Context: an optimization exercise on an open-source flow, tuned for small area. The choices shown serve that exercise and are no tape-out recipe. The RTL was checked by simulation tests, not by an equivalence proof against the original design.

metal_stack.png
Scale bar: 100 µm.
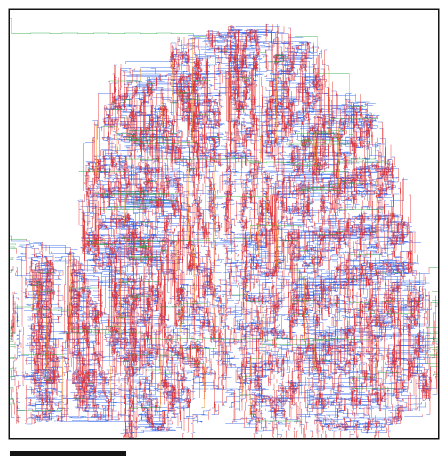
cell_classes.png
Scale bar: 100 µm.
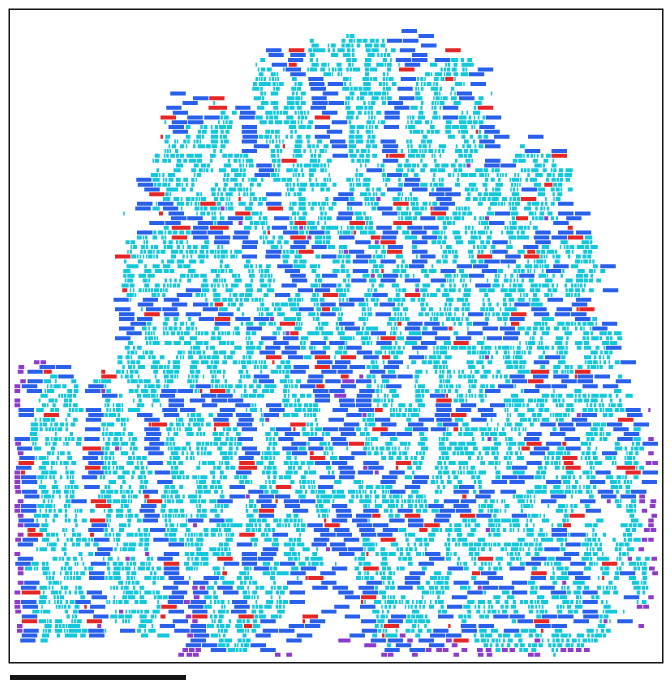
final_routing.png
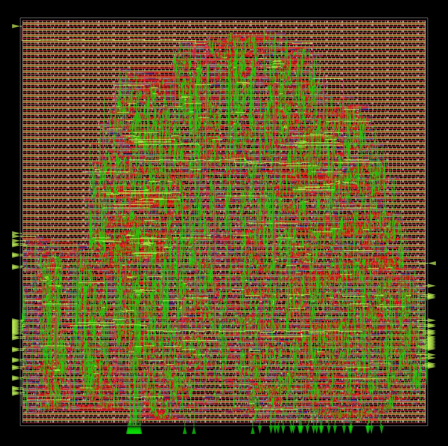
gate_families.png
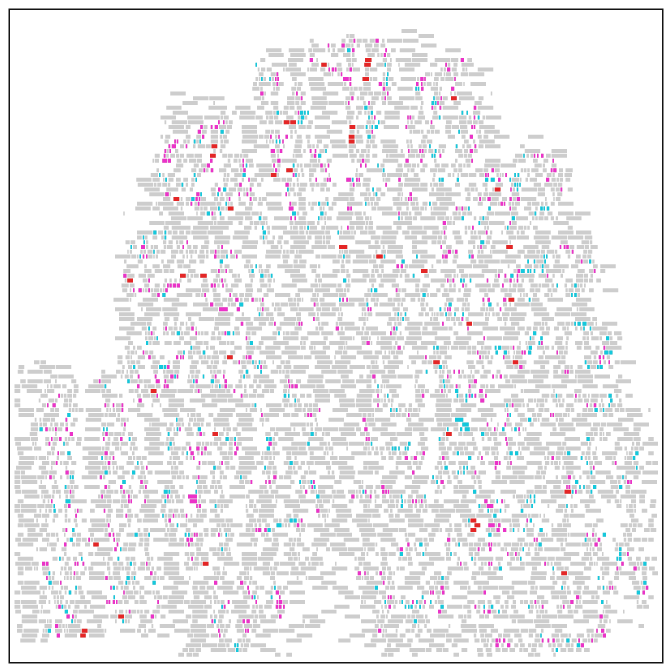
port_nets.png
Scale bar: 100 µm.
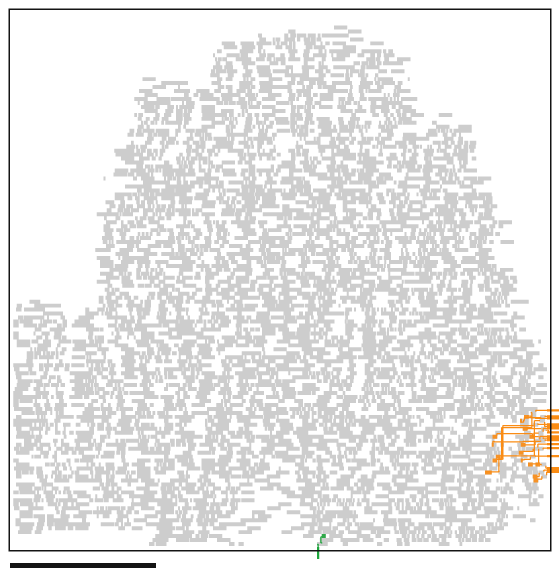
**flow/design.v**
```verilog
module CU (clk, reset, xin, yin, qin, mode, delq, shift, xout, yout, qout);
    parameter width = 'd16;
    input clk, reset, mode;
    input signed [width-1:0] xin, yin, qin, delq;
    input [3:0] shift;
    output reg signed [width-1:0] xout, yout, qout;
	wire m; 
    reg signed [width-1:0] x, y, q;
    assign m = mode ? (~y[width-1]):q[width-1];
    always @(posedge clk or posedge reset)
        begin
            if (reset)
                begin
                    x <= 'h0;
                    y <= 'h0;
                    q <= 'h0;
                end
            else
                begin
                    x <= xin;
                    y <= yin;
                    q <= qin;
                end
        end
    always@ (*)
        begin
          if (m)
                begin
                    xout = x + (y>>>shift);
                    yout = y - (x>>>shift);
                    qout = q + delq;
                end
            else 
                begin
                    xout = x - (y>>>shift);
                    yout = y + (x>>>shift);
                    qout = q - delq;
                end
        end
endmodule
module cordic (clk, reset, x, y, q, mode, cosq, sinq, qout);
    parameter width = 'd16;
    input clk, reset, mode;
    input signed [width-1:0] x, y, q;
    output signed [width-1:0] cosq, sinq, qout;
    wire [15:0] xw [0:15];
    wire [15:0] yw [0:15];
    wire [15:0] qw [0:15];
  CU CU0 (.clk(clk), .reset(reset), .xin(x), .yin(y), .qin(q), .mode(mode), .delq(16'h3244), .shift(4'b0000), .xout(xw[0]), .yout(yw[0]), .qout(qw[0]));    
  CU CU1 (.clk(clk), .reset(reset), .xin(xw[0]), .yin(yw[0]), .qin(qw[0]), .mode(mode), .delq(16'h1DAC), .shift(4'b0001), .xout(xw[1]), .yout(yw[1]), .qout(qw[1]));
  CU CU2 (.clk(clk), .reset(reset), .xin(xw[1]), .yin(yw[1]), .qin(qw[1]), .mode(mode), .delq(16'h0FAE), .shift(4'b0010), .xout(xw[2]), .yout(yw[2]), .qout(qw[2]));
  CU CU3 (.clk(clk), .reset(reset), .xin(xw[2]), .yin(yw[2]), .qin(qw[2]), .mode(mode), .delq(16'h07F5), .shift(4'b0011), .xout(xw[3]), .yout(yw[3]), .qout(qw[3]));
  CU CU4 (.clk(clk), .reset(reset), .xin(xw[3]), .yin(yw[3]), .qin(qw[3]), .mode(mode), .delq(16'h03FF), .shift(4'b0100), .xout(xw[4]), .yout(yw[4]), .qout(qw[4]));  
  CU CU5 (.clk(clk), .reset(reset), .xin(xw[4]), .yin(yw[4]), .qin(qw[4]), .mode(mode), .delq(16'h0200), .shift(4'b0101), .xout(xw[5]), .yout(yw[5]), .qout(qw[5]));
  CU CU6 (.clk(clk), .reset(reset), .xin(xw[5]), .yin(yw[5]), .qin(qw[5]), .mode(mode), .delq(16'h0100), .shift(4'b0110), .xout(xw[6]), .yout(yw[6]), .qout(qw[6]));
  CU CU7 (.clk(clk), .reset(reset), .xin(xw[6]), .yin(yw[6]), .qin(qw[6]), .mode(mode), .delq(16'h0080), .shift(4'b0111), .xout(xw[7]), .yout(yw[7]), .qout(qw[7]));
  CU CU8 (.clk(clk), .reset(reset), .xin(xw[7]), .yin(yw[7]), .qin(qw[7]), .mode(mode), .delq(16'h0040), .shift(4'b1000), .xout(xw[8]), .yout(yw[8]), .qout(qw[8]));
  CU CU9 (.clk(clk), .reset(reset), .xin(xw[8]), .yin(yw[8]), .qin(qw[8]), .mode(mode), .delq(16'h0020), .shift(4'b1001), .xout(xw[9]), .yout(yw[9]), .qout(qw[9]));
  CU CU10 (.clk(clk), .reset(reset), .xin(xw[9]), .yin(yw[9]), .qin(qw[9]), .mode(mode), .delq(16'h0010), .shift(4'b1010), .xout(xw[10]), .yout(yw[10]), .qout(qw[10]));
  CU CU11 (.clk(clk), .reset(reset), .xin(xw[10]), .yin(yw[10]), .qin(qw[10]), .mode(mode), .delq(16'h0008), .shift(4'b1011), .xout(xw[11]), .yout(yw[11]), .qout(qw[11]));
  CU CU12 (.clk(clk), .reset(reset), .xin(xw[11]), .yin(yw[11]), .qin(qw[11]), .mode(mode), .delq(16'h0004), .shift(4'b1100), .xout(xw[12]), .yout(yw[12]), .qout(qw[12]));
  CU CU13 (.clk(clk), .reset(reset), .xin(xw[12]), .yin(yw[12]), .qin(qw[12]), .mode(mode), .delq(16'h0002), .shift(4'b1101), .xout(xw[13]), .yout(yw[13]), .qout(qw[13]));
  CU CU14 (.clk(clk), .reset(reset), .xin(xw[13]), .yin(yw[13]), .qin(qw[13]), .mode(mode), .delq(16'h0001), .shift(4'b1110), .xout(xw[14]), .yout(yw[14]), .qout(qw[14]));
  CU CU15 (.clk(clk), .reset(reset), .xin(xw[14]), .yin(yw[14]), .qin(qw[14]), .mode(mode), .delq(16'h0000), .shift(4'b1111), .xout(xw[15]), .yout(yw[15]), .qout(qw[15]));
    assign cosq = xw[15];
    assign sinq = yw[15];
    assign qout = qw[15];
endmodule
```
**flow/run.sh**
```bash
#!/bin/bash
# synth_recipe.tcl (not shown) runs the flow's synth.tcl, then flattens the netlist and writes it again
# the make line also repeats each setting of config.mk as NAME=value (left out here)
make -C /OpenROAD-flow-scripts/flow DESIGN_CONFIG=/design/flow/config.mk WORK_HOME=/design/flow/orfs CLKGATE_MAP_FILE= SYNTH_SCRIPT=/design/flow/synth_recipe.tcl finish
```
**flow/config.mk**
```make
export PLATFORM = sky130hd
export DESIGN_NAME = cordic
export DESIGN_NICKNAME = cordic
export VERILOG_FILES = /design/flow/design.v
export SDC_FILE = /design/flow/constraint.sdc
export NUM_CORES = 4
export LEC_CHECK = 0
export CAP_MARGIN = 20
export CORE_MARGIN = 2
export CORE_UTILIZATION = 40
export SLEW_MARGIN = 20
```
**flow/constraint.sdc**
```tcl
create_clock -name core_clock -period 6.0 [get_ports {clk}]
set_input_delay 1.2000 -clock core_clock [delete_from_list [all_inputs] [get_ports {clk}]]
set_output_delay 1.2000 -clock core_clock [all_outputs]
set_load 0.01 [all_outputs]
```
==> report_table.html <==
<table>
<tr><th>Metric</th><th>Value</th></tr>
<tr><th colspan="2">Logic synthesis</th></tr>
<tr><td>Fraction of synthesis flops using an asynchronous set or reset pin</td><td>100%</td></tr>
<tr><td>Multiplexer share of the synthesized area</td><td>0.810%</td></tr>
<tr><td>Synth Warn #</td><td>2</td></tr>
<tr><td>Cell types with the largest area share after synthesis</td><td>sky130_fd_sc_hd__dfrtp_1, sky130_fd_sc_hd__ha_1, sky130_fd_sc_hd__xnor2_1, sky130_fd_sc_hd__a21oi_1, sky130_fd_sc_hd__xor2_1</td></tr>
<tr><td>Top post-synthesis cells by count</td><td>sky130_fd_sc_hd__dfrtp_1, sky130_fd_sc_hd__ha_1, sky130_fd_sc_hd__a21oi_1, sky130_fd_sc_hd__xnor2_1, sky130_fd_sc_hd__nor2_1</td></tr>
<tr><td>Flip-flop and latch count after synthesis</td><td>767</td></tr>
<tr><td>Average instance area after synthesis</td><td>9.72 µm²</td></tr>
<tr><td>Synth Area in Simple Gates</td><td>10.3%</td></tr>
<tr><td>Number of flops mapped to enable cells by yosys</td><td>0</td></tr>
<tr><td>Synthesized instance count</td><td>5500</td></tr>
<tr><td>Commonest register cell after synthesis</td><td>sky130_fd_sc_hd__dfrtp_1</td></tr>
<tr><td>Parity-gate share of the synthesized area counting xor and xnor cells</td><td>12.5%</td></tr>
<tr><th colspan="2">Status</th></tr>
<tr><td>Outcome</td><td>complete, no violations</td></tr>
<tr><th colspan="2">Critical path</th></tr>
<tr><td>Worst setup startpoint</td><td>mode</td></tr>
<tr><td>Startpoint class of the critical path</td><td>input pin</td></tr>
<tr><td>R2r worst-path depth</td><td>13</td></tr>
<tr><td>Data required time of the critical path</td><td>4.80 ns</td></tr>
<tr><td>Capture point of the critical path</td><td>cosq[15]</td></tr>
<tr><td>Cell at the slowest stage of the critical path</td><td>sky130_fd_sc_hd__clkdlybuf4s50_1</td></tr>
<tr><td>Path type of the worst setup path</td><td>input pin to output port</td></tr>
<tr><th colspan="2">Global route</th></tr>
<tr><td>GRT Residual Overflow</td><td>0</td></tr>
<tr><td>Number of antenna violations at the first check in global routing</td><td>0</td></tr>
<tr><th colspan="2">Route</th></tr>
<tr><td>DRT iter0 DRCs</td><td>2047</td></tr>
<tr><td>DRC viols</td><td>0</td></tr>
<tr><td>Detailed-router iteration count before antenna repair</td><td>5</td></tr>
<tr><td>Remaining number of nets flagged by the antenna check after routing</td><td>0</td></tr>
<tr><td>WL/cell</td><td>16.0 µm</td></tr>
<tr><th colspan="2">Placed design</th></tr>
<tr><td>Routability cong.</td><td>0.880</td></tr>
<tr><td>Post-placement cell count</td><td>7350</td></tr>
<tr><th colspan="2">Min path</th></tr>
<tr><td>Path category of the worst min-delay check</td><td>register to register</td></tr>
<tr><td>Number of stages on the worst hold path</td><td>0</td></tr>
<tr><th colspan="2">Final layout</th></tr>
<tr><td>Count of sequential standard cells</td><td>767</td></tr>
<tr><td>Final cell count without fillers</td><td>7520</td></tr>
<tr><td>Count of inverters other than clock inverters in the layout</td><td>373</td></tr>
<tr><td>Repair and plain buffers</td><td>139</td></tr>
<tr><td>N_diodes</td><td>0</td></tr>
<tr><td>Sequential share of cell area</td><td>32.0%</td></tr>
<tr><td>Clk cell area share</td><td>5.32%</td></tr>
<tr><td>Most common cell after layout, fill and taps aside</td><td>sky130_fd_sc_hd__dfrtp_1</td></tr>
<tr><td>End-of-flow core utilization</td><td>45.1%</td></tr>
<tr><td>Largest cell class by area</td><td>multi-input combinational cells</td></tr>
<tr><td>Total of clock buffers placed in the layout</td><td>129</td></tr>
<tr><th colspan="2">Timing</th></tr>
<tr><td>Worst hold margin</td><td>0.336 ns</td></tr>
<tr><td>Clock Skew</td><td>0.0386 ns</td></tr>
<tr><td>Achievable Freq</td><td>0.179 GHz</td></tr>
<tr><th colspan="2">Floorplan</th></tr>
<tr><td>IO Pins</td><td>99</td></tr>
<tr><td>Site Rows</td><td>134</td></tr>
<tr><th colspan="2">Clock network</th></tr>
<tr><td>Post-CTS Setup Inserts</td><td>0</td></tr>
<tr><td>Num CTS Buffers</td><td>92</td></tr>
</table>
## Picture notes: metal_stack.png
legend:
  orange:
    layer: met4
    wire_length: 2800 µm
  red:
    layer: met2
    wire_length: 61.2 mm
  green:
    layer: met3
    wire_length: 3710 µm
  blue:
    layer: met1
    wire_length: 52.4 mm

## Picture notes: cell_classes.png
legend:
  cyan:
    class: all other logic
    cells: 4676
  blue:
    class: flip-flops
    cells: 767
  red:
    class: clock drivers and dummy loads
    cells: 170
  purple:
    class: other buffers and delay cells
    cells: 139

## Picture notes: final_routing.png
global-route total usage across every layer: 17.6%
routed wire length: 120000 µm
detailed route wirelength on metal3: 3710 µm
met2 routed WL: 61200 µm
detailed-routing wirelength on met1: 52400 µm

## Picture notes: gate_families.png
legend:
  magenta:
    family: NOR gates
    cells: 609
    where: all over the die
  cyan:
    family: NAND gates
    cells: 444
    where: all over the die
  red:
    family: multiplexers
    cells: 42

## Picture notes: port_nets.png
legend:
  green:
    port: reset
    bits: 1
    direction: input
    end_cells: 1
    buffers: 1
    wire: 9.90 µm
  orange:
    port: cosq
    bits: 16
    direction: output
    end_cells: 16
    buffers: 16
    wire: 429 µm

-- what the ideal ports hide --
The results above use ideal ports. As a check the final layout listed here was re-extracted and re-timed, cells and wires unchanged.
Step 1: set_driving_cell puts a clkbuf_16 on clk and a buf_2 on each other input, an assumption about the parent block.
Step 2 also shifts input and output timing later by t, the mid clock arrival at the registers, as if the neighbouring blocks saw the same clock.
Slacks: ideal ports / drivers / drivers and shift; pairs: ideal ports / drivers.
t, ns: 0.751
setup WS [ns]: 0.405 / 0.383 / 0.383
worst register clock-pin slew, ns: 0.06 / 0.06
After both steps setup and hold are still met in this run. For this run, drivers alone change the setup slack by -0.022 ns; drivers and shift together by -0.022 ns.
